Background: an optimization exercise with open tools, aiming at small area. Do not read the settings as production practice. Where RTL was checked, it was by simulation tests only, not by an equivalence proof against the original. Not every run is shown, and edits may drop behaviour that the tests do not exercise. Only the layout flow was run in runs 2 and 3; the RTL was not checked for function there. No activity file was given, so power comes from the tool's default toggle rates.

Fig. 1: run 1, the metal 3 layer
The bar under the picture is 50 um long.
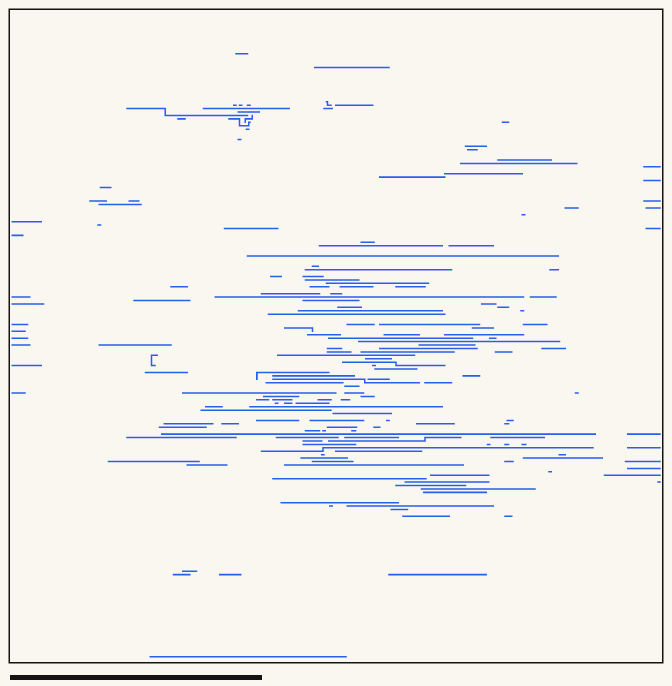
Fig. 2: run 1, M4 wires
The bar under the picture is 50 um long. Supply wires on this layer in gray.
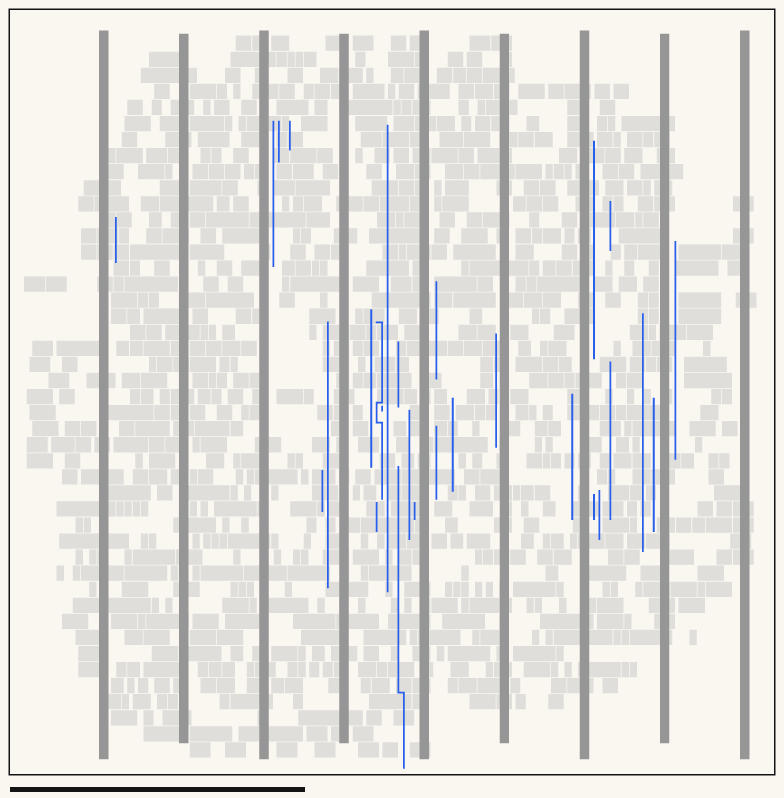
Fig. 3: run 1, the metal 2 layer
The bar under the picture is 50 um long.
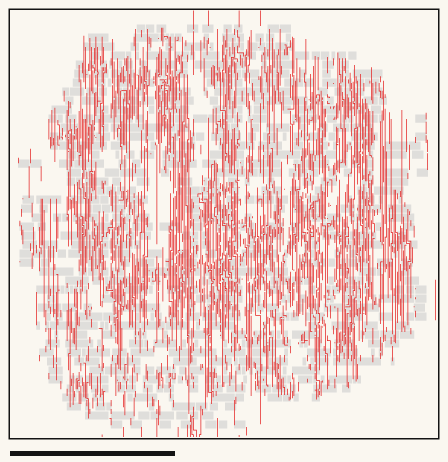
### flow/config.mk
export PLATFORM = sky130hd
export DESIGN_NAME = ALU
export DESIGN_NICKNAME = ALU
export VERILOG_FILES = /design/flow/design.v
export SDC_FILE = /design/flow/constraint.sdc
export NUM_CORES = 4
export LEC_CHECK = 0
export CAP_MARGIN = 20
export CORE_MARGIN = 2
export CORE_UTILIZATION = 40
export SLEW_MARGIN = 20
### flow/design.v
module ALU(input [7:0] a, b, input [3:0] oper, input clk,
           output reg [7:0] msb, lsb);
    wire [7:0] quo = (b == 8'h00) ? 8'hFF : a / b;
    wire [7:0] rem = (b == 8'h00) ? a : a % b;
    always @(posedge clk) begin
        case(oper)
            4'h0: {msb, lsb} <= a + b;   
            4'h1: {msb, lsb} <= a - b;   
            4'h2: {msb, lsb} <= a * b;   
            4'h3: {msb, lsb} <= quo;     
            4'h4: {msb, lsb} <= rem;     
            4'h5: {msb, lsb} <= a & b;   
            4'h6: {msb, lsb} <= ~(a & b);  
            4'h7: {msb, lsb} <= a | b;   
            4'h8: {msb, lsb} <= ~(a | b);  
            4'h9: {msb, lsb} <= a ^ b;   
            4'hA: {msb, lsb} <= a ~^ b;  
            4'hB: {msb, lsb} <= ~a;      
            4'hC: {msb, lsb} <= a << 1;  
            4'hD: {msb, lsb} <= a >> 1;  
            4'hE: {msb, lsb} <= a > b;     
            4'hF: {msb, lsb} <= a < b;     
            default: {msb, lsb} <= 16'h0000;
        endcase
    end
endmodule
### flow/run.sh
#!/bin/bash
# synth_recipe.tcl (not shown) runs the flow's synth.tcl, then flattens the netlist and writes it again
# the make line also repeats each setting of config.mk as NAME=value (left out here)
make -C /OpenROAD-flow-scripts/flow DESIGN_CONFIG=/design/flow/config.mk WORK_HOME=/design/flow/orfs CLKGATE_MAP_FILE= SYNTH_SCRIPT=/design/flow/synth_recipe.tcl finish
### flow/constraint.sdc
create_clock -name core_clock -period 12.5 [get_ports {clk}]
set_input_delay 2.5000 -clock core_clock [delete_from_list [all_inputs] [get_ports {clk}]]
set_output_delay 2.5000 -clock core_clock [all_outputs]
set_load 0.01 [all_outputs]
==> out/qor.yml, run 1 <==
status:
  status: "no timing/DRC/antenna violations"
cts:
  ctsResizeCount: 1
  cts_made_buffers: 3
  cts.reportedPaths.clkPinSlew_ns: 0.05
  post_cts_buffers: 1
  hold_buffers: 0
  cts_tree: "yes"
  cts_num_sinks: 16
finish:
  stdcell_area_um2: 8212
  area_dominant_class: "multi-input combinational cells"
  final_common_cell: "buf_4"
  antennaDiodeCount: 0
  multi_input_area_share_pct: 72.02
  signal_buffers: 157
  multiInputGateArea_um2: 5914
  layout.area.seq_um2: 320.3
  areaGrowthSynthToFinish_pct: 30.58
  final_cell_mix: "buf_4 (117), ha_1 (89), inv_1 (85)"
  seq_cells: 16
  fin_cells: 1172
  clk_share_pct: 0.9142
  seq_area_share_pct: 3.901
power_and_ir_drop:
  power.net_switching_uw: 358.9
  powerDensity_nw_per_um2: 92.71
  leakage_uw: 0.003694
  comb-power_uw: 629
  p_int_uw: 402.4
  clock_power_share_pct: 8.7
  p_seq_share_pct: 8.6
  power_clock_uw: 66.6
  powerSeq_uw: 65.6
timing:
  max_clock_freq_ghz: 0.08252
  finalSetupViolations: 0
  max_slew_margin_pct: 29.72
  slew_violations: 0
  finalWorstSetupSlack_ns: 0.3810
  finalSetupTns_ns: 0
drt:
  met2WireLength_mm: 10.09
  drt-pass1-iter-count: 5
  viasPerCell: 5.901
  wl_met1_mm: 9.925
  wl_met3_mm: 1.822
  highest_layer: "met4"
  drc: 0
  drtIter0Drc: 695
yosys:
  synth_fp_nets: 1002
  ys_types: 80
  synth_xor_area_share_pct: 3.760
  synthFlopType: "dfxtp_1"
  syn_area_per_cell_um2: 7.469
  yosys-top-cells-count: "ha_1 (100), inv_1 (86), nor2_1 (70)"
  yosysSeqAreaShare_pct: 5.094
  yosys_warnings: 1
  async_flop_share_pct: 0
  synth-seq-cells: 16
  synth_cells: 842
  synth_compound_area_share_pct: 27.62
  synth_adder_area_share_pct: 32.31
  synth_top_cell_area_share_pct: 19.90
  muxShareOfSynthArea_pct: 2.209
  synth_top_family_by_area: "adder cells"
  yosysTopAreaCell: "ha_1"
grt:
  grt_first_pass_wirelength_mm: 34.40
  grt_pass1_vias: 6409
  use_met2_pct: 40.59
  top_usage_layer: "met2"
  grt_usage_pct: 26.08
  grt_use_met3_pct: 3.262
setup_path:
  critPathLaunchType: "input port"
  endpoint: "lsb[1]"
  cp_num_buf_inv: 7
  slowest_delay_ns: 0.52
  cp_common_cell: "a21oi_2"
  path_delay_family: "compound AO/OA/AOI/OAI gates"
die:
  n_tap_cell: 211
  die-width_um: 129.4
  die-height_um: 129.4
  initial_core_util_pct: 41.21
  rows: 45
  coreArea_um2: 15260
placement:
  dp_hpwl_mm: 16.71
  dp_slack_ns: -0.2959
  dp_cells: 1160
run:
  max_cap_violations: 0
min_path:
  min_from: "oper[2]"
-- Fig. 1 (at the start) --
main direction: horizontal
share of all routed wire: 8.1%
nets with wire on the layer: 114
wire length on this layer: 1820 um
longest straight run: 86.0 um
Final Routed Wirelength: 22.43 mm
via count: 6916

-- Fig. 2 (at the start) --
longest straight run: 78.9 um
share of all routed wire: 2.6%
main direction: vertical
wire length on this layer: 593 um
nets with wire on the layer: 22

-- Fig. 3 (at the start) --
nets with wire on the layer: 920
wire length on this layer: 10100 um
share of all routed wire: 45%
longest straight run: 57.8 um
main direction: vertical

==> run 2, diff against run 1 <==
==> flow/design.v (replaced) <==
module ALU(input [7:0] a, b, input [3:0] oper, input clk,
           output reg [7:0] msb, lsb);
    wire       inv = (oper == 4'h1) | (oper == 4'hE) | (oper == 4'hF);
    wire       cin = (oper == 4'h1) | (oper == 4'hF);
    wire [8:0] sum = {1'b0, a} + {1'b0, b ^ {8{inv}}} + {8'h00, cin};
    wire       co  = sum[8];
    wire [7:0] np [0:7];
    genvar i, j;
    generate
        for (i = 0; i < 8; i = i + 1) begin : pp
            assign np[i] = ~(a & {8{b[i]}});
        end
    endgenerate
    wire [7:0] ns [0:7];    
    wire [6:0] nc [0:7];    
    wire [15:0] nprod;
    assign ns[0] = np[0];
    assign nc[0] = 7'h7F;
    generate
        for (i = 1; i < 8; i = i + 1) begin : mrow
            for (j = 0; j < 7; j = j + 1) begin : cl
                wire x, y, z;
                assign x = np[i][j];
                assign y = ns[i-1][j+1];
                assign z = nc[i-1][j];
                assign ns[i][j] = x ^ y ^ z;
                assign nc[i][j] = (x & y) | (x & z) | (y & z);
            end
            assign ns[i][7] = np[i][7];
        end
        for (i = 0; i < 8; i = i + 1) begin : lowp
            assign nprod[i] = ns[i][0];
        end
    endgenerate
    wire [7:0] fc;    
    assign fc[0] = 1'b1;
    generate
        for (j = 0; j < 7; j = j + 1) begin : fadd
            wire x, y, z;
                assign x = ns[7][j+1];
                assign y = nc[7][j];
                assign z = fc[j];
            assign nprod[8+j] = x ^ y ^ z;
            assign fc[j+1] = (x & y) | (x & z) | (y & z);
        end
    endgenerate
    assign nprod[15] = fc[7];
    wire [15:0] prod = ~nprod;
    wire [7:0] q;
    wire [7:0] nb = ~b;
    genvar k;
    generate
        for (k = 7; k >= 0; k = k - 1) begin : row
            localparam integer W = 8 - k;
            wire [W-1:0] x;
            wire [W-1:0] r;
            wire [W-1:0] d;
            wire [W:0]   c;
            wire         hz;
            if (k == 7) begin : first
                assign x = a[7];
            end else begin : next
                assign x = {row[k+1].r, a[k]};
            end
            if (W < 8) begin : hzw
                assign hz = ~|b[7:W];
            end else begin : hzf
                assign hz = 1'b1;
            end
            assign c[0] = 1'b1;
            for (j = 0; j < W; j = j + 1) begin : sub
                assign d[j] = x[j] ^ nb[j] ^ c[j];
                assign c[j+1] = (x[j] & nb[j]) | (x[j] & c[j]) | (nb[j] & c[j]);
            end
            assign q[k] = hz & c[W];
            assign r = q[k] ? d : x;
        end
    endgenerate
    wire [7:0] r0 = row[0].r;
    always @(posedge clk) begin
        case (oper)
            4'h0: {msb, lsb} <= {7'h00, co, sum[7:0]};
            4'h1: {msb, lsb} <= {{8{~co}}, sum[7:0]};
            4'h2: {msb, lsb} <= prod;
            4'h3: {msb, lsb} <= {8'h00, q};
            4'h4: {msb, lsb} <= {8'h00, r0};
            4'h5: {msb, lsb} <= {8'h00, a & b};
            4'h6: {msb, lsb} <= {8'hFF, ~(a & b)};
            4'h7: {msb, lsb} <= {8'h00, a | b};
            4'h8: {msb, lsb} <= {8'hFF, ~(a | b)};
            4'h9: {msb, lsb} <= {8'h00, a ^ b};
            4'hA: {msb, lsb} <= {8'hFF, a ~^ b};
            4'hB: {msb, lsb} <= {8'hFF, ~a};
            4'hC: {msb, lsb} <= {7'h00, a, 1'b0};
            4'hD: {msb, lsb} <= {9'h000, a[7:1]};
            4'hE: {msb, lsb} <= {15'h0000, co};
            default: {msb, lsb} <= {15'h0000, ~co};
        endcase
    end
endmodule
==> run 2 against run 1 <==
Compared with the run above:
- the layout now fails its checks (setup timing)
- synthesized area is 20% lower
- die area is 20% lower
- highest routed layer unchanged
- non-clock buffer count is 20 lower
- critical path type unchanged
- via count is 28% lower
==> out/qor.yml, run 2 <==
drt:
  drt-pass1-iter-count: 5  # unchanged
  wl_mm: 16.67  # -26%
  met2WireLength_mm: 7.892  # -22%
  highest_layer: "met4"
  drc: 0  # unchanged
  wl_met3_um: 981  # -46%
  drtIter0Drc: 409  # -41%
  viasPerCell: 5.657  # -4.1%
grt:
  grt_usage_pct: 26.17  # +0.095 points
  grt_pass1_vias: 5012  # -22%
  grt_first_pass_wirelength_mm: 26.74  # -22%
yosys:
  muxShareOfSynthArea_pct: 4.088  # +1.9 points
  synthFlopType: "dfxtp_1"
  yosysTopAreaCell: "fa_1"
  synth_compound_area_share_pct: 17.95  # -9.7 points
  syn_area_per_cell_um2: 8.408  # +13%
  synth_cells: 597  # -29%
  yosysSeqAreaShare_pct: 6.381  # +1.3 points
  synth_top_family_by_area: "adder cells"
  async_flop_share_pct: 0  # unchanged
  synth_fp_nets: 742  # -26%
  synth_adder_area_share_pct: 42.12  # +9.8 points
  synth_top_cell_area_share_pct: 29.91  # +10 points
  yosys_warnings: 1  # unchanged
placement:
  dp_cells: 857  # -26%
finish:
  multi_input_area_share_pct: 69.46  # -2.6 points
  area_dominant_class: "multi-input combinational cells"
  seq_cells: 16  # unchanged
  signal_buffers: 137  # -13%
  fin_cells: 880  # -25%
  stdcell_area_um2: 6593  # -20%
  layout.area.seq_um2: 320.3  # unchanged
  areaGrowthSynthToFinish_pct: 31.33
  final_common_cell: "buf_4"
  clk_share_pct: 1.139  # +0.22 points
  seq_area_share_pct: 4.859  # +0.96 points
run:
  max_cap_violations: 0  # unchanged
die:
  rows: 40  # -11%
  die-width_um: 116.0  # -10%
  coreArea_um2: 12110  # -21%
  initial_core_util_pct: 41.45  # +0.23 points
  n_tap_cell: 168  # -20%
power_and_ir_drop:
  p_seq_share_pct: 11.2  # +2.6 points
  powerSeq_uw: 63.7  # -3%
  power.net_switching_uw: 258.2  # -28%
  leakage_uw: 0.002950  # -20%
  comb-power_uw: 437  # -31%
  clock_power_share_pct: 11.9  # +3.2 points
  power_clock_uw: 67.6  # +2%
  powerDensity_nw_per_um2: 86.23  # -7.0%
  p_int_uw: 310.3  # -23%
setup_path:
  endpoint: "lsb[7]"
  slowest_delay_ns: 0.57  # +0.05 ns
  critPathLaunchType: "input port"
  cp_common_cell: "fa_2"
status:
  violations: "setup timing"
  status: "failed layout checks"
min_path:
  min_from: "b[7]"
timing:
  slew_violations: 0  # unchanged
  max_slew_margin_pct: 43.80  # +14 points
  max_clock_freq_ghz: 0.06014  # -27%
  finalSetupViolations: 8  # +8
  finalWorstSetupSlack_ns: -4.127  # -4.508 ns
cts:
  cts_num_sinks: 16  # unchanged
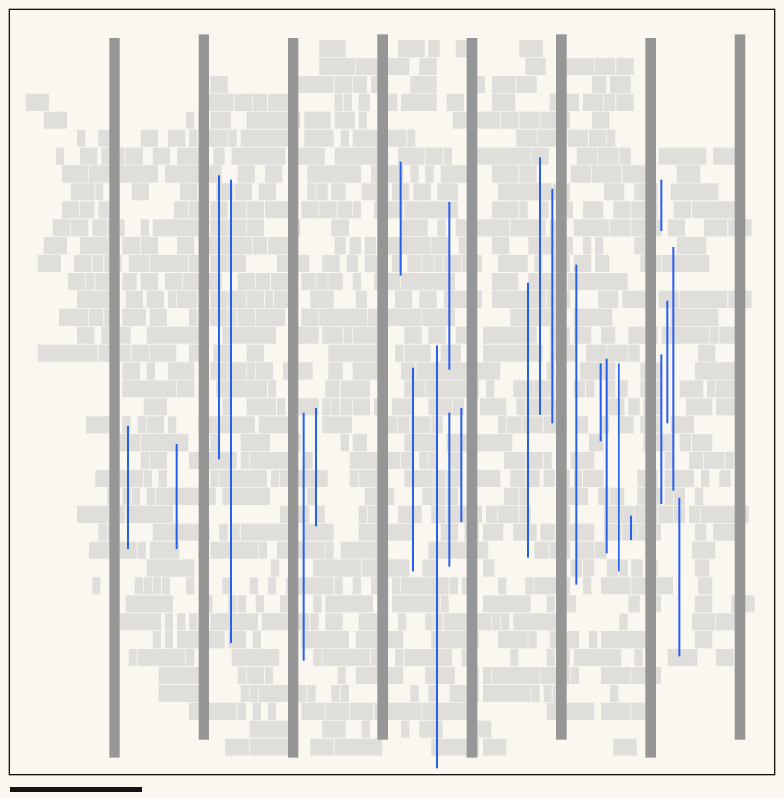
Fig. 4. M4 wires (run 2).
The bar under the picture is 20 um long. Supply wires on this layer in gray.
longest straight run: 70.0 um
nets with wire on the layer: 20
wire length on this layer: 727 um
main direction: vertical

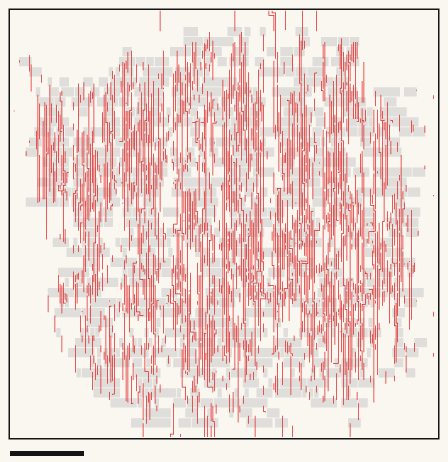
Fig. 5. The metal 2 layer (run 2).
The bar under the picture is 20 um long.
main direction: vertical
wire length on this layer: 7890 um
met2 Track Usage GR: 42.57%
via count: 4978

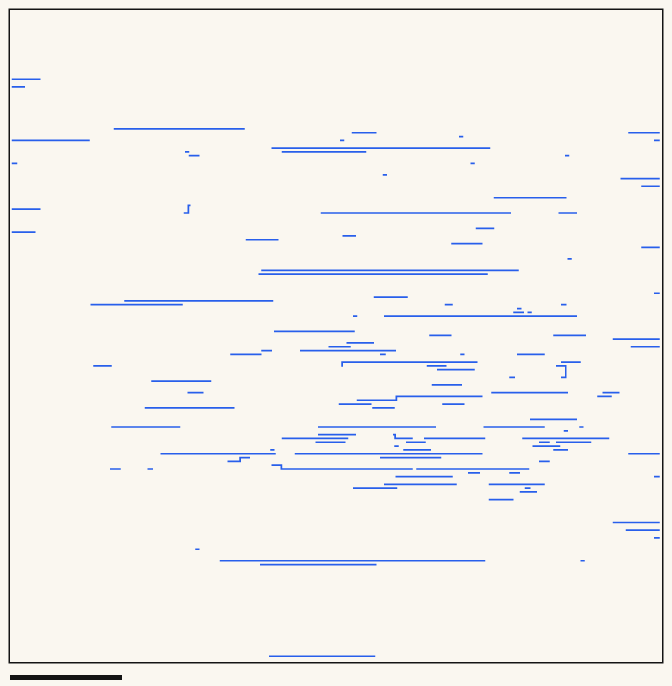
Fig. 6. The metal 3 layer (run 2).
The bar under the picture is 20 um long.
nets with wire on the layer: 73
main direction: horizontal
longest straight run: 46.9 um
wire length on this layer: 982 um

==> run 3, diff against run 2 <==
--- a/flow/config.mk
+++ b/flow/config.mk
@@ -6,4 +6,5 @@
 export NUM_CORES = 4
 export LEC_CHECK = 0
+export ABC_AREA = 1
 export CAP_MARGIN = 20
 export CORE_MARGIN = 2
==> run 3 against run 2 <==
Compared with the run above:
- still fails the layout checks on setup timing
- largest cell class unchanged
- sequential power is essentially flat
- sequential share of layout area grew 0.21 points
- clock-buffer cell count is the same
- non-clock buffer count shrank 6
- flip-flop and latch count is the same
- total power shrank 8.0%
- combinational power shrank 9.8%
- synthesized cell count grew 6.2%
- routed wire length shrank 14%
- final cell count grew 2.2%
- largest power group unchanged
==> out/qor.yml, run 3 <==
finish:
  final_common_cell: "nand2_1"
  multiInputGateArea_um2: 4116
  fin_cells: 899  # +2.2%
  areaGrowthSynthToFinish_pct: 29.51
  clk_share_pct: 1.188  # +0.049 points
  seq_area_share_pct: 5.067  # +0.21 points
  signal_buffers: 131  # -4.4%
  area_dominant_class: "multi-input combinational cells"
  stdcell_area_um2: 6321  # -4.1%
  multi_input_area_share_pct: 65.12  # -4.3 points
  layout.area.seq_um2: 320.3  # unchanged
status:
  status: "failed layout checks"
  violations: "setup timing"
power_and_ir_drop:
  powerSeq_uw: 63.6  # about the same
  clock_power_share_pct: 12.6  # +0.7 points
  comb-power_uw: 394  # -9.8%
  p_seq_share_pct: 12.2  # +1.0 points
  power_clock_uw: 65.9  # -3%
  leakage_uw: 0.003374  # +14%
setup_path:
  slowest_delay_ns: 0.46  # -0.11 ns
  cp_common_cell: "fa_2"
  endpoint: "lsb[1]"
  cp_num_buf_inv: 8
  critPathLaunchType: "input port"
  required_ns: 12.63
yosys:
  synth_adder_area_share_pct: 43.32  # +1.2 points
  synth_top_cell_area_share_pct: 30.76  # +0.85 points
  synthFlopType: "dfxtp_1"
  yosysSeqAreaShare_pct: 6.562  # +0.18 points
  synth_cells: 634  # +6.2%
  async_flop_share_pct: 0  # unchanged
  syn_area_per_cell_um2: 7.699  # -8.4%
  yosysTopAreaCell: "fa_1"
  yosys_warnings: 1  # unchanged
  muxShareOfSynthArea_pct: 0  # -4.1 points
  synth_compound_area_share_pct: 12.48  # -5.5 points
  synth_fp_nets: 779  # +5.0%
drt:
  met2WireLength_mm: 6.493  # -18%
  viasPerCell: 5.077  # -10%
  drtAntennaViolNets: 0
  drc: 0  # unchanged
  drtIter0Drc: 318  # -22%
  drt-pass1-iter-count: 5  # unchanged
  wl_met3_um: 661  # -33%
  highest_layer: "met4"
grt:
  grt_first_pass_wirelength_mm: 23.20  # -13%
  grt_usage_pct: 22.84  # -3.3 points
  use_met2_pct: 35.90  # -6.7 points
die:
  n_tap_cell: 147  # -13%
  initial_core_util_pct: 40.81  # -0.64 points
  coreArea_um2: 11960  # -1.2%
  die-width_um: 114.5  # -1.3%
  rows: 40  # unchanged
timing:
  max_slew_margin_pct: 54.23  # +10 points
  finalWorstSetupSlack_ns: -2.411  # +1.716 ns
  finalSetupViolations: 8  # unchanged
  max_clock_freq_ghz: 0.06707  # +12%
  slew_violations: 0  # unchanged
placement:
  dp_cells: 885  # +3.3%
cts:
  cts_num_sinks: 16  # unchanged
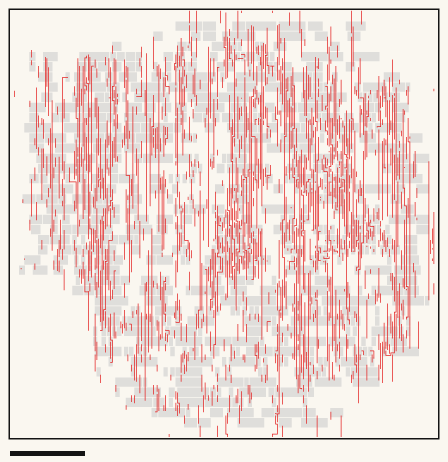
Fig. 7. The metal 2 layer (run 3).
The bar under the picture is 20 um long.
main direction: vertical
nets with wire on the layer: 735
share of all routed wire: 45%

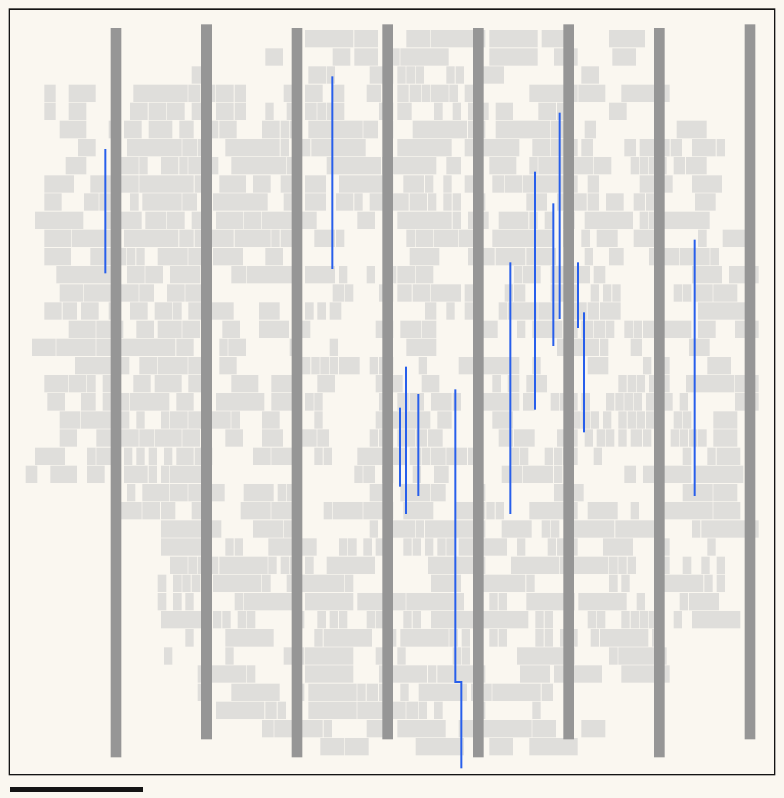
Fig. 8. M4 wires (run 3).
The bar under the picture is 20 um long. Supply wires on this layer in gray.
nets with wire on the layer: 13
share of all routed wire: 2.4%
Final Routed Wirelength: 14.39 mm
via count: 4564

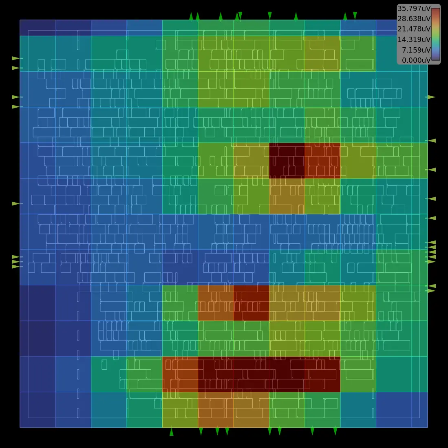
Fig. 9. Static IR drop (run 3).
Int Pwr: 284.3 uW
power per cell area: 82.77 nW/um2
total power: 523.2 uW
Sw Pwr: 238.8 uW

## Run 4: large edit since run 3, in outline
flow/design.v: 100 -> 95 lines; modules unchanged: 0
  ALU: edited, 100 -> 95 lines
==> module ALU as of run 4 <==
module ALU(input [7:0] a, b, input [3:0] oper, input clk,
           output reg [7:0] msb, lsb);
    wire [7:0] pp [0:7];
    wire [7:0] s  [0:7];    
    wire [6:0] c  [0:7];    
    wire [15:0] prod;
    genvar i, j, k;
    generate
        for (i = 0; i < 8; i = i + 1) begin : ppg
            assign pp[i] = a & {8{b[i]}};
        end
        assign s[0] = pp[0];
        assign c[0] = 7'h00;
        for (i = 1; i < 8; i = i + 1) begin : mrow
            for (j = 0; j < 7; j = j + 1) begin : mcl
                wire x = pp[i][j];
                wire y = s[i-1][j+1];
                wire z = c[i-1][j];
                assign s[i][j] = x ^ y ^ z;
                assign c[i][j] = (x & y) | (x & z) | (y & z);
            end
            assign s[i][7] = pp[i][7];
        end
        for (i = 0; i < 8; i = i + 1) begin : plo
            assign prod[i] = s[i][0];
        end
    endgenerate
    wire [7:0] fc;
    assign fc[0] = 1'b0;
    generate
        for (j = 0; j < 7; j = j + 1) begin : fadd
            wire x = s[7][j+1];
            wire y = c[7][j];
            assign prod[8+j] = x ^ y ^ fc[j];
            assign fc[j+1] = (x & y) | (x & fc[j]) | (y & fc[j]);
        end
    endgenerate
    assign prod[15] = fc[7];
    wire isdiv = (oper == 4'h3) | (oper == 4'h4);
    wire add   = (oper == 4'h0);
    wire gt    = (oper == 4'hE);
    wire [7:0] q;
    wire co;
    generate
        for (k = 7; k >= 0; k = k - 1) begin : row
            localparam integer W = 8 - k;
            wire [W-1:0] x;
            wire [W-1:0] bb;
            wire [W:0]   cc;
            wire [W-1:0] r;
            wire         qq;
            if (k == 7) begin : first
                assign x = a[7];
            end else begin : next
                assign x = {row[k+1].r, a[k]};
            end
            if (k == 0) begin : r0
                assign bb = b ^ {8{add}};
                assign cc[0] = ~(add | gt);
                assign qq = ~isdiv | cc[W];
                assign co = cc[W];
            end else begin : rk
                assign bb = b[W-1:0];
                assign cc[0] = 1'b1;
                assign qq = isdiv & ~|b[7:W] & cc[W];
            end
            for (j = 0; j < W; j = j + 1) begin : bt
                assign cc[j+1] = (x[j] & ~bb[j]) | (x[j] & cc[j]) | (~bb[j] & cc[j]);
                assign r[j] = x[j] ^ (qq & (~bb[j] ^ cc[j]));
            end
            assign q[k] = (k == 0) ? cc[W] : qq;
        end
    endgenerate
    wire [7:0] rem = row[0].r;
    always @(posedge clk) begin
        case (oper)
            4'h0: {msb, lsb} <= {7'h00, co, rem};
            4'h1: {msb, lsb} <= {{8{~co}}, rem};
            4'h2: {msb, lsb} <= prod;
            4'h3: {msb, lsb} <= {8'h00, q};
            4'h4: {msb, lsb} <= {8'h00, rem};
            4'h5: {msb, lsb} <= {8'h00, a & b};
            4'h6: {msb, lsb} <= {8'hFF, ~(a & b)};
            4'h7: {msb, lsb} <= {8'h00, a | b};
            4'h8: {msb, lsb} <= {8'hFF, ~(a | b)};
            4'h9: {msb, lsb} <= {8'h00, a ^ b};
            4'hA: {msb, lsb} <= {8'hFF, a ~^ b};
            4'hB: {msb, lsb} <= {8'hFF, ~a};
            4'hC: {msb, lsb} <= {7'h00, a, 1'b0};
            4'hD: {msb, lsb} <= {9'h000, a[7:1]};
            4'hE: {msb, lsb} <= {15'h0000, co};
            default: {msb, lsb} <= {15'h0000, ~co};
        endcase
    end
endmodule
new, not shown: flow/flow/run.sh
new, not shown: flow/flow/net.v
new, not shown: flow/standard.sh
removed: flow/run.sh
--- a/flow/config.mk
+++ b/flow/config.mk
@@ -6,7 +6,6 @@
 export NUM_CORES = 4
 export LEC_CHECK = 0
-export ABC_AREA = 1
-export CAP_MARGIN = 20
+export CAP_MARGIN = 0
 export CORE_MARGIN = 2
 export CORE_UTILIZATION = 40
-export SLEW_MARGIN = 20
+export SLEW_MARGIN = 0
==> run 4 against run 3 <==
Compared with the run above:
- the run now finishes clean
- total power shrank 26%
- via count shrank 22%
- design area shrank 34%
- sequential power grew 2%
- flip-flop and latch count is the same
- first-iteration DRC count shrank 40%
- worst hold slack lost 0.054 ns
- worst setup slack gained 3.4 ns
- core utilization shrank 5.5 points
- non-clock buffer count shrank 86
- die area shrank 25%
- synthesized cell count shrank 17%
- critical endpoint is now lsb[4]
==> out/qor.yml, run 4 <==
power_and_ir_drop:
  leakage_uw: 0.001492  # -56%
  power_clock_uw: 36.1  # -45%
  clock_power_share_pct: 9.3  # -3.3 points
  p_seq_share_pct: 16.7  # +4.5 points
  powerDensity_nw_per_um2: 93.82  # +13%
  comb-power_uw: 288  # -27%
  powerSeq_uw: 65.1  # +2%
drt:
  highest_layer: "met4"
  drc: 0  # unchanged
  drtAntennaViolNets: 0  # unchanged
  wl_mm: 10.10  # -30%
  drtIter0Drc: 191  # -40%
  wl_met3_um: 453  # -31%
  num_vias: 3555  # -22%
  drt-pass1-iter-count: 4  # -1
die:
  die-width_um: 99.34  # -13%
  coreArea_um2: 8763  # -27%
  initial_core_util_pct: 41.49  # +0.69 points
  rows: 34  # -15%
yosys:
  synth_cells: 528  # -17%
  yosys_warnings: 1  # unchanged
  synth_fp_nets: 597  # -23%
  syn_area_per_cell_um2: 6.886  # -11%
setup_path:
  cp_common_cell: "o21ai_1"
  slowest_delay_ns: 0.34  # -0.12 ns
  endpoint: "lsb[4]"
  required_ns: 12.64  # about the same
  startpoint: "oper[2]"
  cp_num_buf_inv: 1  # -7
finish:
  signal_buffers: 45  # -66%
  clk_share_pct: 0.9952  # -0.19 points
  multi_input_area_share_pct: 77.35  # +12 points
  multiInputGateArea_um2: 3209  # -22%
  areaGrowthSynthToFinish_pct: 14.11
  seq_area_share_pct: 7.720  # +2.7 points
  fin_cells: 683  # -24%
  layout.area.seq_um2: 320.3  # unchanged
  final_common_cell: "nand2_1"
  area_dominant_class: "multi-input combinational cells"
  stdcell_area_um2: 4149  # -34%
timing:
  finalWorstSetupSlack_ns: 1.013  # +3.424 ns
  worstMarginPinSlew_ns: 1.048
  slew_violations: 0  # unchanged
  max_slew_margin_pct: 30.13  # -24 points
  finalSetupViolations: 0  # -8
grt:
  grt_usage_pct: 21.00  # -1.8 points
  use_met2_pct: 34.77  # -1.1 points
placement:
  dp_cells: 677  # -24%
status:
  status: "no timing/DRC/antenna violations"
cts:
  ctsResizeCount: 0
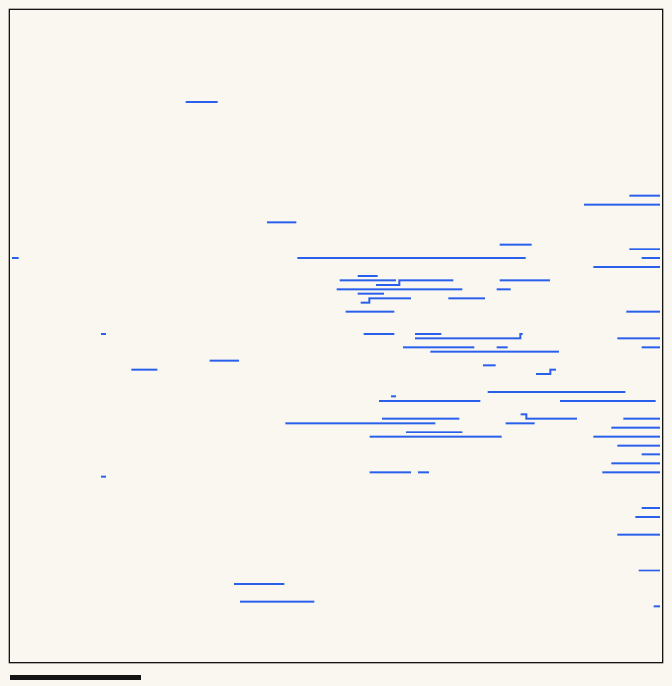
Fig. 10. The metal 3 layer (run 4).
The bar under the picture is 20 um long.
share of all routed wire: 4.5%
nets with wire on the layer: 51
main direction: horizontal
longest straight run: 34.5 um

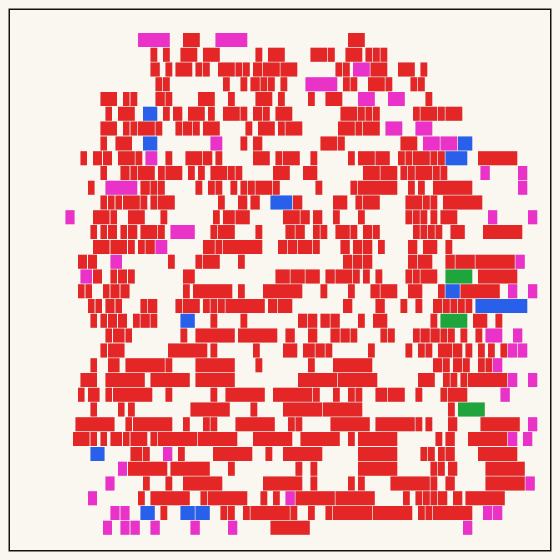
Fig. 11. Cells by drive strength (run 4).
legend:
  x6 and larger:
    color: green
    cells: 3
    share: 0.52%
  x1 and smaller:
    color: red
    cells: 506
    share: 88%
  x3 and x4:
    color: blue
    cells: 12
    share: 2.1%
  x2:
    color: magenta
    cells: 54
    share: 9.4%

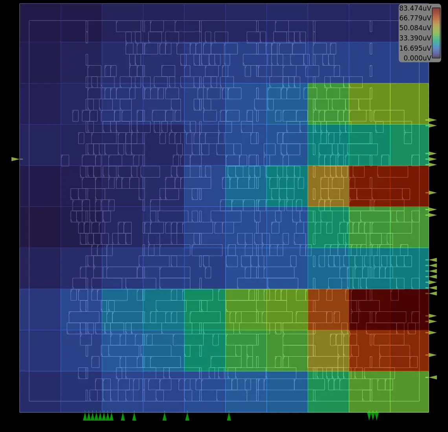
Fig. 12. Static IR drop (run 4).
total power: 389.2 uW
Sw Pwr: 179.6 uW
Int Pwr: 209.7 uW

--- run 5: outline of the changes from run 4 ---
changed, not shown: flow/flow/net.v
--- a/flow/config.mk
+++ b/flow/config.mk
@@ -9,3 +9,4 @@
 export CORE_MARGIN = 2
 export CORE_UTILIZATION = 40
+export SETUP_SLACK_MARGIN = -0.5
 export SLEW_MARGIN = 0
==> run 5 against run 4 <==
Compared with the run above:
- highest routed layer unchanged
- still clean
- worst hold slack improved by 0.012 ns
- clock-buffer cell count unchanged
- non-clock buffer count is the same
- largest cell class unchanged
- global-route usage down 1.8 points
- maximum frequency down 2.5%
- final cell count shrank 7.0%
- clock power down 1%
==> out/qor.yml, run 5 <==
status:
  status: "no timing/DRC/antenna violations"
grt:
  grt_pass1_vias: 3154
  grt_usage_pct: 19.23  # -1.8 points
  use_met2_pct: 31.65  # -3.1 points
  grt-ovfl-total: 0
  grt_antenna_before_repair: 0
  met1_usage_pct: 27.15
  grt_first_pass_wirelength_mm: 15.43
  grt_max_degree: 26
  top_usage_layer: "met2"
finish:
  signal_buffers: 45  # unchanged
  nNetsFinal: 598
  inverters_excl_clock: 34
  final_cell_mix: "nand2_1 (126), nor2_1 (68), fa_1 (48)"
  layout.area.seq_um2: 320.3  # unchanged
  multiInputGateArea_um2: 3236  # +0.82%
  buf_share_pct: 6.031
  area_dominant_class: "multi-input combinational cells"
  final_common_cell: "nand2_1"
  areaGrowthSynthToFinish_pct: 13.13
  fin_cells: 635  # -7.0%
  fillers: 873
  multi_input_comb_cells: 429
  stdcell_area_um2: 4108  # -1.0%
  multi_input_area_share_pct: 78.77  # +1.4 points
  antennaDiodeCount: 0
  utilization_pct: 46.87
  clk_share_pct: 1.005  # +0.010 points
  seq_area_share_pct: 7.798  # +0.078 points
  clkbuf_count: 3
  seq_cells: 16
timing:
  worstMarginPinSlew_ns: 1.065  # +0.01671 ns
  finalSetupTns_ns: 0
  hold_viol_final: 0
  period_needed_ns: 11.78
  post-route-period-util_pct: 94.22
  max_slew_margin_pct: 28.37  # -1.8 points
  finalSetupViolations: 0  # unchanged
  max_clock_freq_ghz: 0.08491
  finalWorstSetupSlack_ns: 0.7221  # -0.2913 ns
  slew_violations: 0  # unchanged
  holdWs_ns: 2.711
setup_path:
  endpoint: "lsb[7]"
  arrival_ns: 11.89
  path_depth: 59
  slowest_delay_ns: 0.36  # +0.02 ns
  critPathLaunchType: "input port"
  cp_num_buf_inv: 1  # unchanged
  crit_path_max_fanout: 8
  crit_type: "input port to flop"
  endpoint_kind: "flop"
  critPathSlowestCell: "nor4_4"
  required_ns: 12.61  # -0.03 ns
  cp_common_cell: "o21ai_1"
  path_delay_family: "compound AO/OA/AOI/OAI gates"
  startpoint: "oper[2]"
yosys:
  synth_cells: 480  # -9.1%
  syn_area_per_cell_um2: 7.565  # +9.8%
  synth_fp_nets: 549  # -8.0%
  yosys_warnings: 1  # unchanged
  synth_area_um2: 3631
drt:
  wl_met1_mm: 4.289
  drtAntennaViolNets: 0  # unchanged
  drc: 0  # unchanged
  viasPerCell: 5.217
  met2WireLength_mm: 4.186
  wl_met3_um: 334  # -26%
  wl_per_cell_um: 14.30
  highest_layer: "met4"
  drt-pass1-iter-count: 5  # +1
  drtIter0Drc: 198  # +3.7%
placement:
  dp_hpwl_mm: 7.244
  dp_cells: 631  # -6.8%
  dp_slack_ns: -0.3692
  place_congestion: 0.8471
  portBuffers: 36
min_path:
  min_from: "oper[3]"
  whs_path_depth: 4
  hold-path-endpoint: "msb[0]"
  hold_path_class: "input port to flop"
die:
  rows: 34  # unchanged
  die-height_um: 99.28
  initial_core_util_pct: 41.43  # -0.057 points
  coreArea_um2: 8763  # unchanged
  n_tap_cell: 108
  die-width_um: 99.28  # about the same
  io_pins: 37
power_and_ir_drop:
  powerSeq_uw: 62.5  # -4.0%
  power_leader: "combinational logic"
  vdd.ir_drop.worst_mv: 0.04646
  p_seq_share_pct: 16.9  # +0.2 points
  clock_power_share_pct: 9.7  # +0.4 points
  combPwrFrac_pct: 73.4
  leakage_uw: 0.001528  # +2.4%
  power_clock_uw: 35.7  # -1%
  comb-power_uw: 271  # -6%
  switching_share_pct: 44.66
cts:
  clock_tree.buffer_depth: 2
  cts_tree: "yes"
  hold_buffers: 0
  cts_num_sinks: 16
  htree_num_levels: 1
  cts.reportedPaths.clkPinSlew_ns: 0.05
  cts_made_buffers: 3
  ctsResizeCount: 0  # unchanged
  cts_root_buf: "clkbuf_8"
  post_cts_buffers: 0
run:
  max_cap_violations: 0
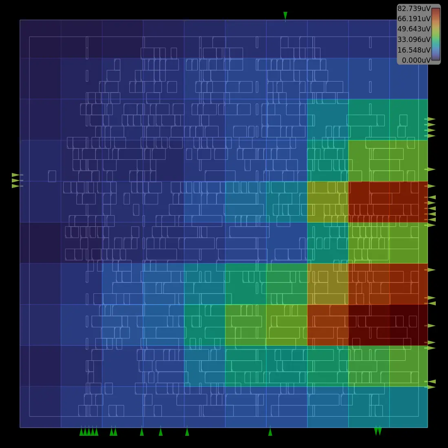
Fig. 13. Static IR drop (run 5).
Sw Pwr: 164.9 uW
total power: 369.3 uW
power per cell area: 89.89 nW/um2
Int Pwr: 204.4 uW

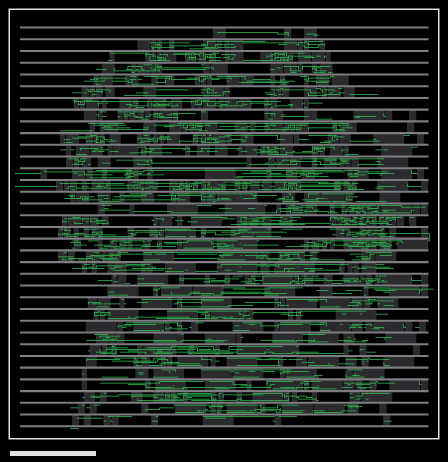
Fig. 14. Metal 1 (run 5).
The bar under the picture is 20 um long. Supply wires on this layer in gray.
main direction: horizontal
longest straight run: 46.0 um

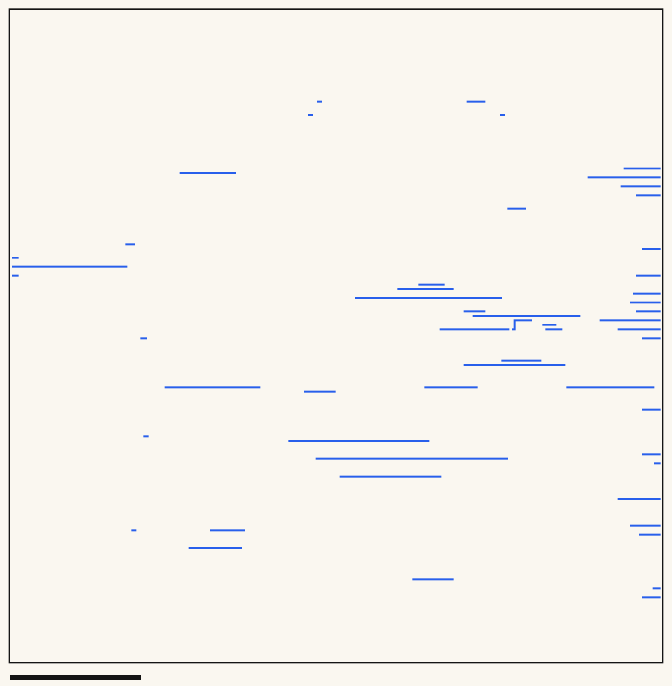
Fig. 15. The metal 3 layer (run 5).
The bar under the picture is 20 um long.
share of all routed wire: 3.7%
longest straight run: 29.0 um
wire length on this layer: 335 um
nets with wire on the layer: 44
main direction: horizontal
Final Routed Wirelength: 9.083 mm
GR Util met3: 0.8433%
via count: 3313

==> run 6, diff against run 5 <==
--- a/flow/config.mk
+++ b/flow/config.mk
@@ -9,4 +9,5 @@
 export CORE_MARGIN = 2
 export CORE_UTILIZATION = 40
-export SETUP_SLACK_MARGIN = -0.5
+export GPL_TIMING_DRIVEN = 0
+export SETUP_SLACK_MARGIN = -1.0
 export SLEW_MARGIN = 0
==> run 6 against run 5 <==
Compared with the run above:
- flip-flop and latch count unchanged
- maximum frequency down 3.0%
- clock-buffer cell count unchanged
- synthesized area unchanged
- die area unchanged
- via count down 2.1%
- combinational power about the same
- largest cell class unchanged
- global-route usage down 0.60 points
- worst setup slack worse by 0.36 ns
- non-clock buffer count down 6
- synthesized cell count unchanged
- total power down 0.11%
- still clean
==> out/qor.yml, run 6 <==
finish:
  multi_input_comb_cells: 429  # unchanged
  area_dominant_class: "multi-input combinational cells"
  fin_cells: 629  # -0.94%
  layout.area.seq_um2: 320.3  # unchanged
  nNetsFinal: 592  # -1.0%
  buf_share_pct: 4.949  # -1.1 points
  inverters_excl_clock: 34  # unchanged
  seq_cells: 16  # unchanged
  clk_share_pct: 1.021  # +0.016 points
  multiInputGateArea_um2: 3221  # -0.46%
  final_cell_mix: "nand2_1 (126), nor2_1 (68), fa_1 (48)"
  utilization_pct: 46.16  # -0.71 points
drt:
  wl_per_cell_um: 13.90  # -2.9%
  highest_layer: "met4"
  drtIter0Drc: 162  # -18%
  drt-pass1-iter-count: 4  # -1
  viasPerCell: 5.159  # -1.1%
placement:
  dp_slack_ns: -0.3186  # +0.05056 ns
  place_congestion: 0.7650  # -9.7%
  dp_cells: 624  # -1.1%
die:
  rows: 34  # unchanged
  die-width_um: 99.28  # unchanged
  die-height_um: 99.28  # unchanged
  io_pins: 37  # unchanged
  coreArea_um2: 8763  # unchanged
  n_tap_cell: 108  # unchanged
setup_path:
  required_ns: 12.62  # about the same
  startpoint: "oper[2]"
  cp_num_buf_inv: 2  # +1
  endpoint: "lsb[0]"
  slowest_delay_ns: 0.32  # -0.04 ns
  path_delay_family: "compound AO/OA/AOI/OAI gates"
yosys:
  synth_cells: 480  # unchanged
  yosys_warnings: 1  # unchanged
  synth_area_um2: 3631  # unchanged
power_and_ir_drop:
  leakage_uw: 0.001491  # -2.4%
  p_seq_share_pct: 17.0  # about the same
  power_clock_uw: 35.1  # -2%
  power.net_switching_uw: 165.3  # +0.22%
  powerDensity_nw_per_um2: 91.18  # +1.4%
timing:
  period_needed_ns: 12.14  # +0.3629 ns
  post-route-period-util_pct: 97.13  # +2.9 points
  finalSetupTns_ns: 0  # unchanged
  worstMarginPinSlew_ns: 1.147  # +0.08194 ns
  hold_viol_final: 0  # unchanged
cts:
  cts_root_buf: "clkbuf_8"
  cts_num_sinks: 16  # unchanged
  hold_buffers: 0  # unchanged
  cts_tree: "yes"
  htree_num_levels: 1  # unchanged
grt:
  grt_usage_pct: 18.63  # -0.60 points
  grt-ovfl-total: 0  # unchanged
status:
  status: "no timing/DRC/antenna violations"
min_path:
  min_from: "oper[3]"
  hold_path_class: "input port to flop"
  whs_path_depth: 4  # unchanged
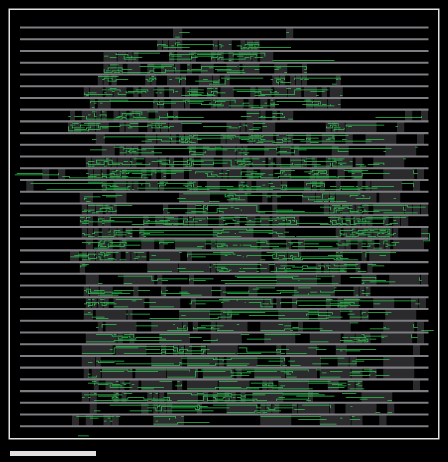
Fig. 16. Metal 1 (run 6).
The bar under the picture is 20 um long. Supply wires on this layer in gray.
share of all routed wire: 48%
wire length on this layer: 4170 um
via count: 3245
met1 usage: 26.85%
Final Routed Wirelength: 8.740 mm

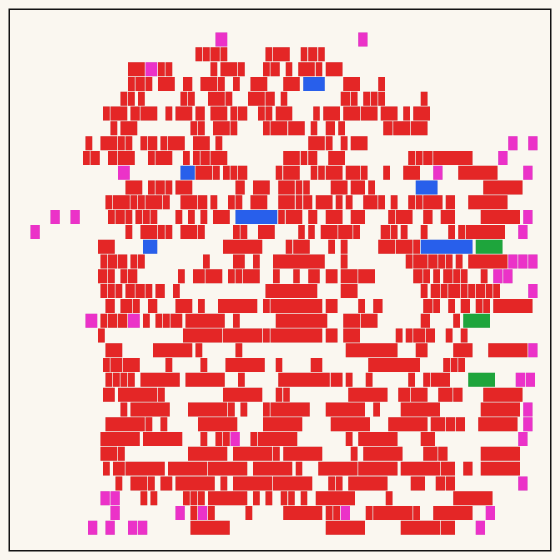
Fig. 17. Cells by drive strength (run 6).
legend:
  x3 and x4:
    color: blue
    cells: 6
    share: 1.2%
  x1 and smaller:
    color: red
    cells: 470
    share: 90%
  x6 and larger:
    color: green
    cells: 3
    share: 0.58%
  x2:
    color: magenta
    cells: 42
    share: 8.1%
area delta synth->final: 11.41%
post-route design area: 4045 um2
Buffers excl. clock: 39
worst setup margin: 0.3593 ns

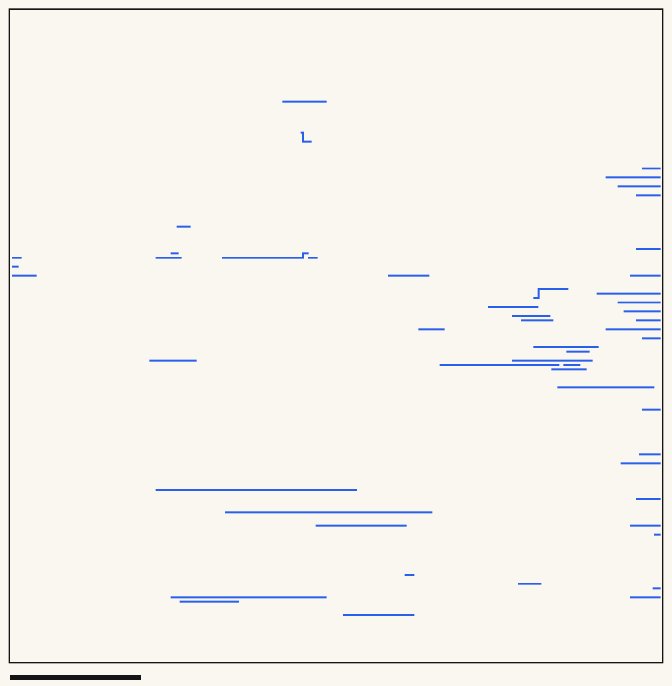
Fig. 18. The metal 3 layer (run 6).
The bar under the picture is 20 um long.
longest straight run: 31.3 um
nets with wire on the layer: 48
share of all routed wire: 4.0%
GR Util met3: 0.5622%

--- run 7: outline of the changes from run 6 ---
changed, not shown: flow/flow/net.v
--- a/flow/config.mk
+++ b/flow/config.mk
@@ -9,5 +9,6 @@
 export CORE_MARGIN = 2
 export CORE_UTILIZATION = 40
+export CTS_BUF_LIST = sky130_fd_sc_hd__clkbuf_4
 export GPL_TIMING_DRIVEN = 0
-export SETUP_SLACK_MARGIN = -1.0
+export SETUP_SLACK_MARGIN = -0.5
 export SLEW_MARGIN = 0
==> run 7 against run 6 <==
Compared with the run above:
- still clean
- total power decreased by 1.4%
- non-clock buffer count increased by 3
- sequential share of layout area increased by 0.077 points
- global-route usage increased by 0.74 points
- critical path depth increased by 1
- worst setup slack improved by 0.30 ns
- maximum frequency increased by 2.5%
- combinational power about the same
- critical endpoint is now lsb[5]
- highest routed layer unchanged
==> out/qor.yml, run 7 <==
cts:
  cts_tree: "yes"
  ctsResizeCount: 0
  clock_tree.buffer_depth: 2
  cts_num_sinks: 16  # unchanged
  hold_buffers: 0  # unchanged
  cts_root_buf: "clkbuf_4"
  htree_num_levels: 1  # unchanged
die:
  die-width_um: 98.50  # -0.78%
  coreArea_um2: 8678  # -0.97%
  rows: 34  # unchanged
  n_tap_cell: 108  # unchanged
  io_pins: 37  # unchanged
  die-height_um: 98.50  # -0.78%
setup_path:
  path_delay_family: "compound AO/OA/AOI/OAI gates"
  critPathLaunchType: "input port"
  endpoint_kind: "flop"
  endpoint: "lsb[5]"
  startpoint: "oper[2]"
  cp_num_buf_inv: 1  # -1
  slowest_delay_ns: 0.27  # -0.05 ns
  cp_common_cell: "o21ai_1"
  required_ns: 12.67  # +0.05 ns
timing:
  period_needed_ns: 11.84  # -0.2980 ns
  finalSetupTns_ns: 0  # unchanged
  hold_viol_final: 0  # unchanged
  finalWorstSetupSlack_ns: 0.6573  # +0.2980 ns
  worstMarginPinSlew_ns: 1.115  # -0.03137 ns
  post-route-period-util_pct: 94.74  # -2.4 points
finish:
  layout.area.seq_um2: 320.3  # unchanged
  nNetsFinal: 581  # -1.9%
  areaGrowthSynthToFinish_pct: 12.15
  multi_input_comb_cells: 420  # -2.1%
  fin_cells: 619  # -1.6%
  clkbuf_count: 3
  fillers: 918
  final_cell_mix: "nand2_1 (120), nor2_1 (62), fa_1 (48)"
  clk_share_pct: 0.6558  # -0.36 points
  inverters_excl_clock: 29  # -15%
  buf_share_pct: 5.559  # +0.61 points
  utilization_pct: 46.16  # about the same
  area_dominant_class: "multi-input combinational cells"
  antennaDiodeCount: 0
  seq_cells: 16  # unchanged
  multiInputGateArea_um2: 3193  # -0.85%
min_path:
  hold_path_class: "input port to flop"
  min_from: "a[7]"
  hold-path-endpoint: "lsb[6]"
  whs_path_depth: 3  # -1
power_and_ir_drop:
  p_seq_share_pct: 17.3  # +0.3 points
  power_clock_uw: 29.2  # -17%
  vdd.ir_drop.worst_mv: 0.05226
  power.net_switching_uw: 167.7  # +1.5%
  leakage_uw: 0.001477  # -0.92%
drt:
  highest_layer: "met4"
  drtAntennaViolNets: 0
  wl_per_cell_um: 14.67  # +5.6%
  drt-pass1-iter-count: 4  # unchanged
  drtIter0Drc: 293  # +81%
  viasPerCell: 5.359  # +3.9%
placement:
  dp_cells: 610  # -2.2%
  place_congestion: 0.8709  # +14%
  dp_slack_ns: -0.1123  # +0.2063 ns
grt:
  grt_usage_pct: 19.37  # +0.74 points
  grt-ovfl-total: 0  # unchanged
  grt_use_met3_pct: 1.915  # +1.4 points
  grt_max_degree: 28
  met1_usage_pct: 25.64  # -1.2 points
yosys:
  synth_area_um2: 3572  # -1.6%
  synth_fp_nets: 535
  yosys_warnings: 1  # unchanged
  synth_cells: 466  # -2.9%
status:
  status: "no timing/DRC/antenna violations"
run:
  max_cap_violations: 0
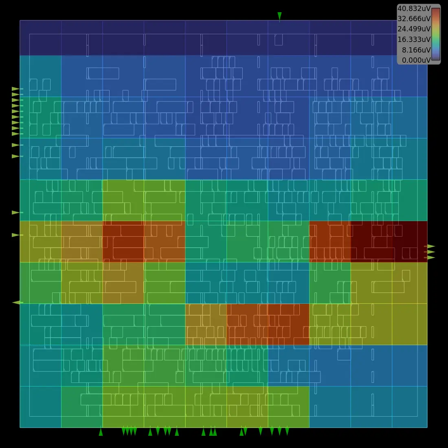
Fig. 19. Static IR drop (run 7).
Int Pwr: 195.9 uW
power per cell area: 90.77 nW/um2
total power: 363.7 uW

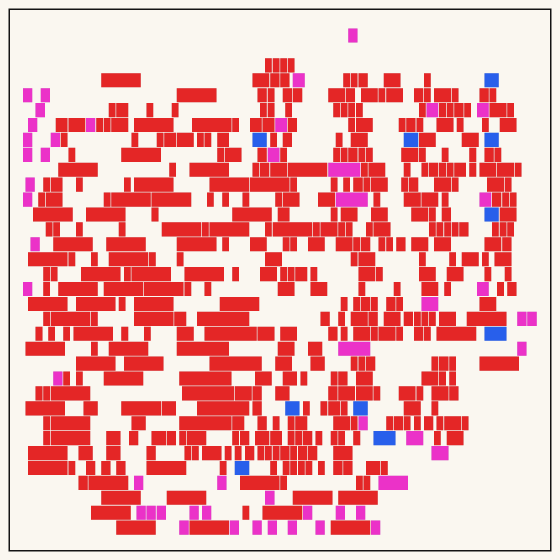
Fig. 20. Cells by drive strength (run 7).
legend:
  x3 and x4:
    color: blue
    cells: 10
    share: 2.0%
  x2:
    color: magenta
    cells: 51
    share: 10%
  x1 and smaller:
    color: red
    cells: 450
    share: 88%
post-route design area: 4006 um2
Buffers excl. clock: 42

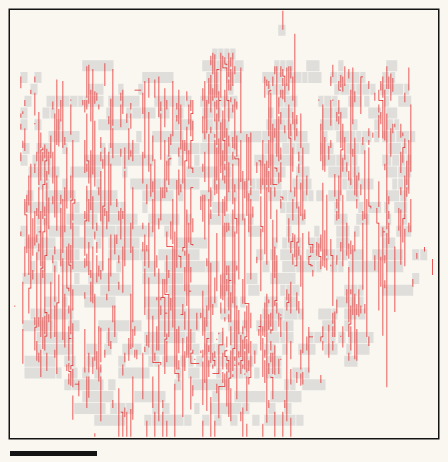
Fig. 21. The metal 2 layer (run 7).
The bar under the picture is 20 um long.
wire length on this layer: 4710 um
main direction: vertical
longest straight run: 35.4 um
share of all routed wire: 52%
nets with wire on the layer: 483
via count: 3317
met2 Track Usage GR: 35.64%
Final Routed Wirelength: 9.083 mm

==> run 8, diff against run 7 <==
--- a/flow/config.mk
+++ b/flow/config.mk
@@ -11,4 +11,4 @@
 export CTS_BUF_LIST = sky130_fd_sc_hd__clkbuf_4
 export GPL_TIMING_DRIVEN = 0
-export SETUP_SLACK_MARGIN = -0.5
+export SETUP_SLACK_MARGIN = -0.8
 export SLEW_MARGIN = 0
==> run 8 against run 7 <==
Compared with the run above:
- non-clock buffer count is 3 lower
- total power is 0.30% lower
- worst hold slack worse by 0.0088 ns
- core utilization is 0.50 points lower
- clock-buffer cell count stayed put
- routed wire length is 0.34% lower
- maximum frequency is 1.3% lower
- clock power is 2% higher
- combinational power hardly changed
- flip-flop and latch count stayed put
- worst setup slack worse by 0.15 ns
- critical path depth stayed put
- critical path type unchanged
==> out/qor.yml, run 8 <==
status:
  status: "no timing/DRC/antenna violations"
die:
  initial_core_util_pct: 41.16
  die-height_um: 98.50  # unchanged
  n_tap_cell: 108  # unchanged
  rows: 34  # unchanged
  die-width_um: 98.50  # unchanged
  coreArea_um2: 8678  # unchanged
  io_pins: 37  # unchanged
cts:
  clock_tree.buffer_depth: 2  # unchanged
  hold_buffers: 0  # unchanged
  cts_root_buf: "clkbuf_4"
  ctsResizeCount: 0  # unchanged
  post_cts_buffers: 0
  cts_tree: "yes"
  cts_num_sinks: 16  # unchanged
  htree_num_levels: 1  # unchanged
run:
  max_cap_violations: 0  # unchanged
drt:
  highest_layer: "met4"
  met2WireLength_mm: 4.749
  drt-pass1-iter-count: 4  # unchanged
  viasPerCell: 5.344  # -0.27%
  wl_met1_mm: 3.912
  drc: 0
  drtIter0Drc: 297  # +1.4%
  drtAntennaViolNets: 0  # unchanged
  wl_per_cell_um: 14.69  # +0.14%
finish:
  clkbuf_count: 3  # unchanged
  nNetsFinal: 578  # -0.52%
  utilization_pct: 45.66  # -0.50 points
  fin_cells: 616  # -0.48%
  antennaDiodeCount: 0  # unchanged
  area_dominant_class: "multi-input combinational cells"
  multi_input_comb_cells: 420  # unchanged
  multiInputGateArea_um2: 3172  # -0.67%
  buf_share_pct: 5.052  # -0.51 points
  stdcell_area_um2: 3963  # -1.1%
  areaGrowthSynthToFinish_pct: 10.93
  final_cell_mix: "nand2_1 (120), nor2_1 (63), fa_1 (48)"
  clk_share_pct: 0.6631  # +0.0072 points
  fillers: 924  # +0.65%
  multi_input_area_share_pct: 80.04
  final_common_cell: "nand2_1"
  signal_buffers: 39  # -7.1%
  seq_cells: 16  # unchanged
  layout.area.seq_um2: 320.3  # unchanged
  inverters_excl_clock: 29  # unchanged
min_path:
  hold_path_class: "input port to flop"
  whs_path_depth: 3  # unchanged
  hold-path-endpoint: "lsb[6]"
  min_from: "a[7]"
setup_path:
  cp_num_buf_inv: 1  # unchanged
  path_depth: 59
  startpoint: "oper[2]"
  endpoint: "lsb[5]"
  arrival_ns: 12.17
  required_ns: 12.67  # about the same
  path_delay_family: "compound AO/OA/AOI/OAI gates"
  slowest_delay_ns: 0.27  # about the same
  endpoint_kind: "flop"
  critPathLaunchType: "input port"
  cp_common_cell: "o21ai_1"
placement:
  portBuffers: 36
  place_congestion: 0.8709  # unchanged
  dp_slack_ns: -0.1123  # unchanged
  dp_cells: 610  # unchanged
grt:
  grt-ovfl-total: 0  # unchanged
  grt_use_met3_pct: 1.915  # unchanged
  grt_usage_pct: 19.37  # unchanged
  grt_max_degree: 28  # unchanged
  top_usage_layer: "met2"
  use_met2_pct: 35.64  # unchanged
  met1_usage_pct: 25.64  # unchanged
  grt_antenna_before_repair: 0
timing:
  worstMarginPinSlew_ns: 1.130  # +0.01471 ns
  slew_violations: 0
  post-route-period-util_pct: 95.96  # +1.2 points
  finalWorstSetupSlack_ns: 0.5050  # -0.1523 ns
  finalSetupTns_ns: 0  # unchanged
  max_slew_margin_pct: 23.97
  hold_viol_final: 0  # unchanged
  holdWs_ns: 2.689
  max_clock_freq_ghz: 0.08337
  period_needed_ns: 12.00  # +0.1523 ns
yosys:
  yosys_warnings: 1  # unchanged
  synth_fp_nets: 535  # unchanged
  syn_area_per_cell_um2: 7.666
  synth_cells: 466  # unchanged
  synth_area_um2: 3572  # unchanged
power_and_ir_drop:
  vdd.ir_drop.worst_mv: 0.05232  # +0.12%
  power_clock_uw: 29.8  # +2%
  powerSeq_uw: 62.8
  p_seq_share_pct: 17.3  # about the same
  leakage_uw: 0.001461  # -1.1%
  total_power_uw: 362.6  # -0.30%
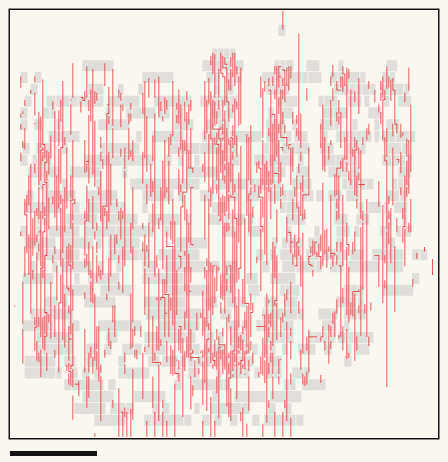
Fig. 22. The metal 2 layer (run 8).
The bar under the picture is 20 um long.
wire length on this layer: 4750 um
main direction: vertical
via count: 3292
Final Routed Wirelength: 9.052 mm

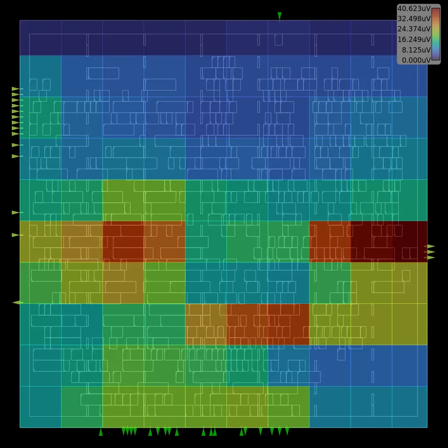
Fig. 23. Static IR drop (run 8).
Int Pwr: 195.1 uW
power per cell area: 91.50 nW/um2
Sw Pwr: 167.4 uW

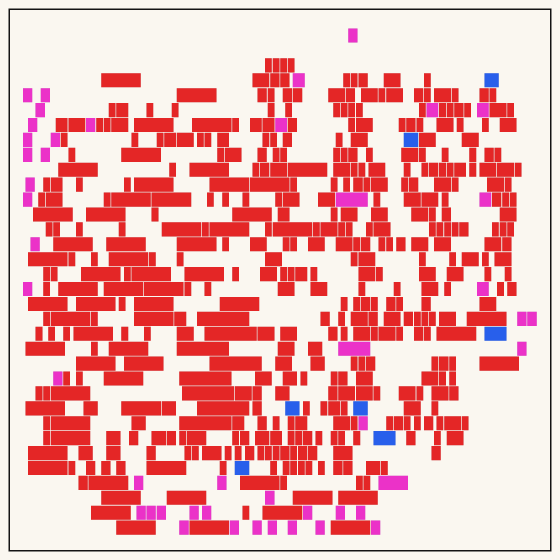
Fig. 24. Cells by drive strength (run 8).
legend:
  x2:
    color: magenta
    cells: 46
    share: 9.1%
  x3 and x4:
    color: blue
    cells: 7
    share: 1.4%
  x1 and smaller:
    color: red
    cells: 455
    share: 90%

[afterwards: timing with drivers on the ports]
Ports are ideal in the flow. The routed layouts listed here were re-timed in OpenROAD.
Step 1: set_driving_cell puts a clkbuf_16 on clk and a buf_2 on each other input, an assumption about the parent block.
Step 2 moves the port delays by t, midway between the first and last clock arrival at a register: inputs arrive t later, outputs are due t later. That takes back most of the time a late clock gives input paths.
a / b / c = ideal ports / drivers / drivers and shift; a / b = the first two.
| run | t (ns) | slack for setup (ns) | latest minus earliest clock arrival (ns) | slew at the worst register clock pin (ns) |
|---|---|---|---|---|
| run 1 | 0.287 | 0.381 / 0.391 / 0.104 | 0.009 / 0.009 | 0.06 / 0.06 |
| run 2 | 0.296 | -4.127 / -4.120 / -4.416 | 0.001 / 0.002 | 0.06 / 0.06 |
| run 3 | 0.291 | -2.411 / -2.413 / -2.704 | 0.002 / 0.002 | 0.05 / 0.05 |
| run 4 | 0.263 | 1.013 / 1.015 / 0.752 | 0.004 / 0.005 | 0.06 / 0.06 |
| run 5 | 0.260 | 0.722 / 0.725 / 0.465 | 0.001 / 0.001 | 0.05 / 0.05 |
| run 6 | 0.258 | 0.359 / 0.361 / 0.103 | 0.003 / 0.004 | 0.05 / 0.05 |
| run 7 | 0.312 | 0.657 / 0.659 / 0.347 | 0.006 / 0.006 | 0.10 / 0.10 |
| run 8 | 0.319 | 0.505 / 0.506 / 0.188 | 0.005 / 0.005 | 0.10 / 0.10 |
For run 8, which loses most, drivers alone change the setup slack by +0.001 ns; drivers and shift together by -0.317 ns.
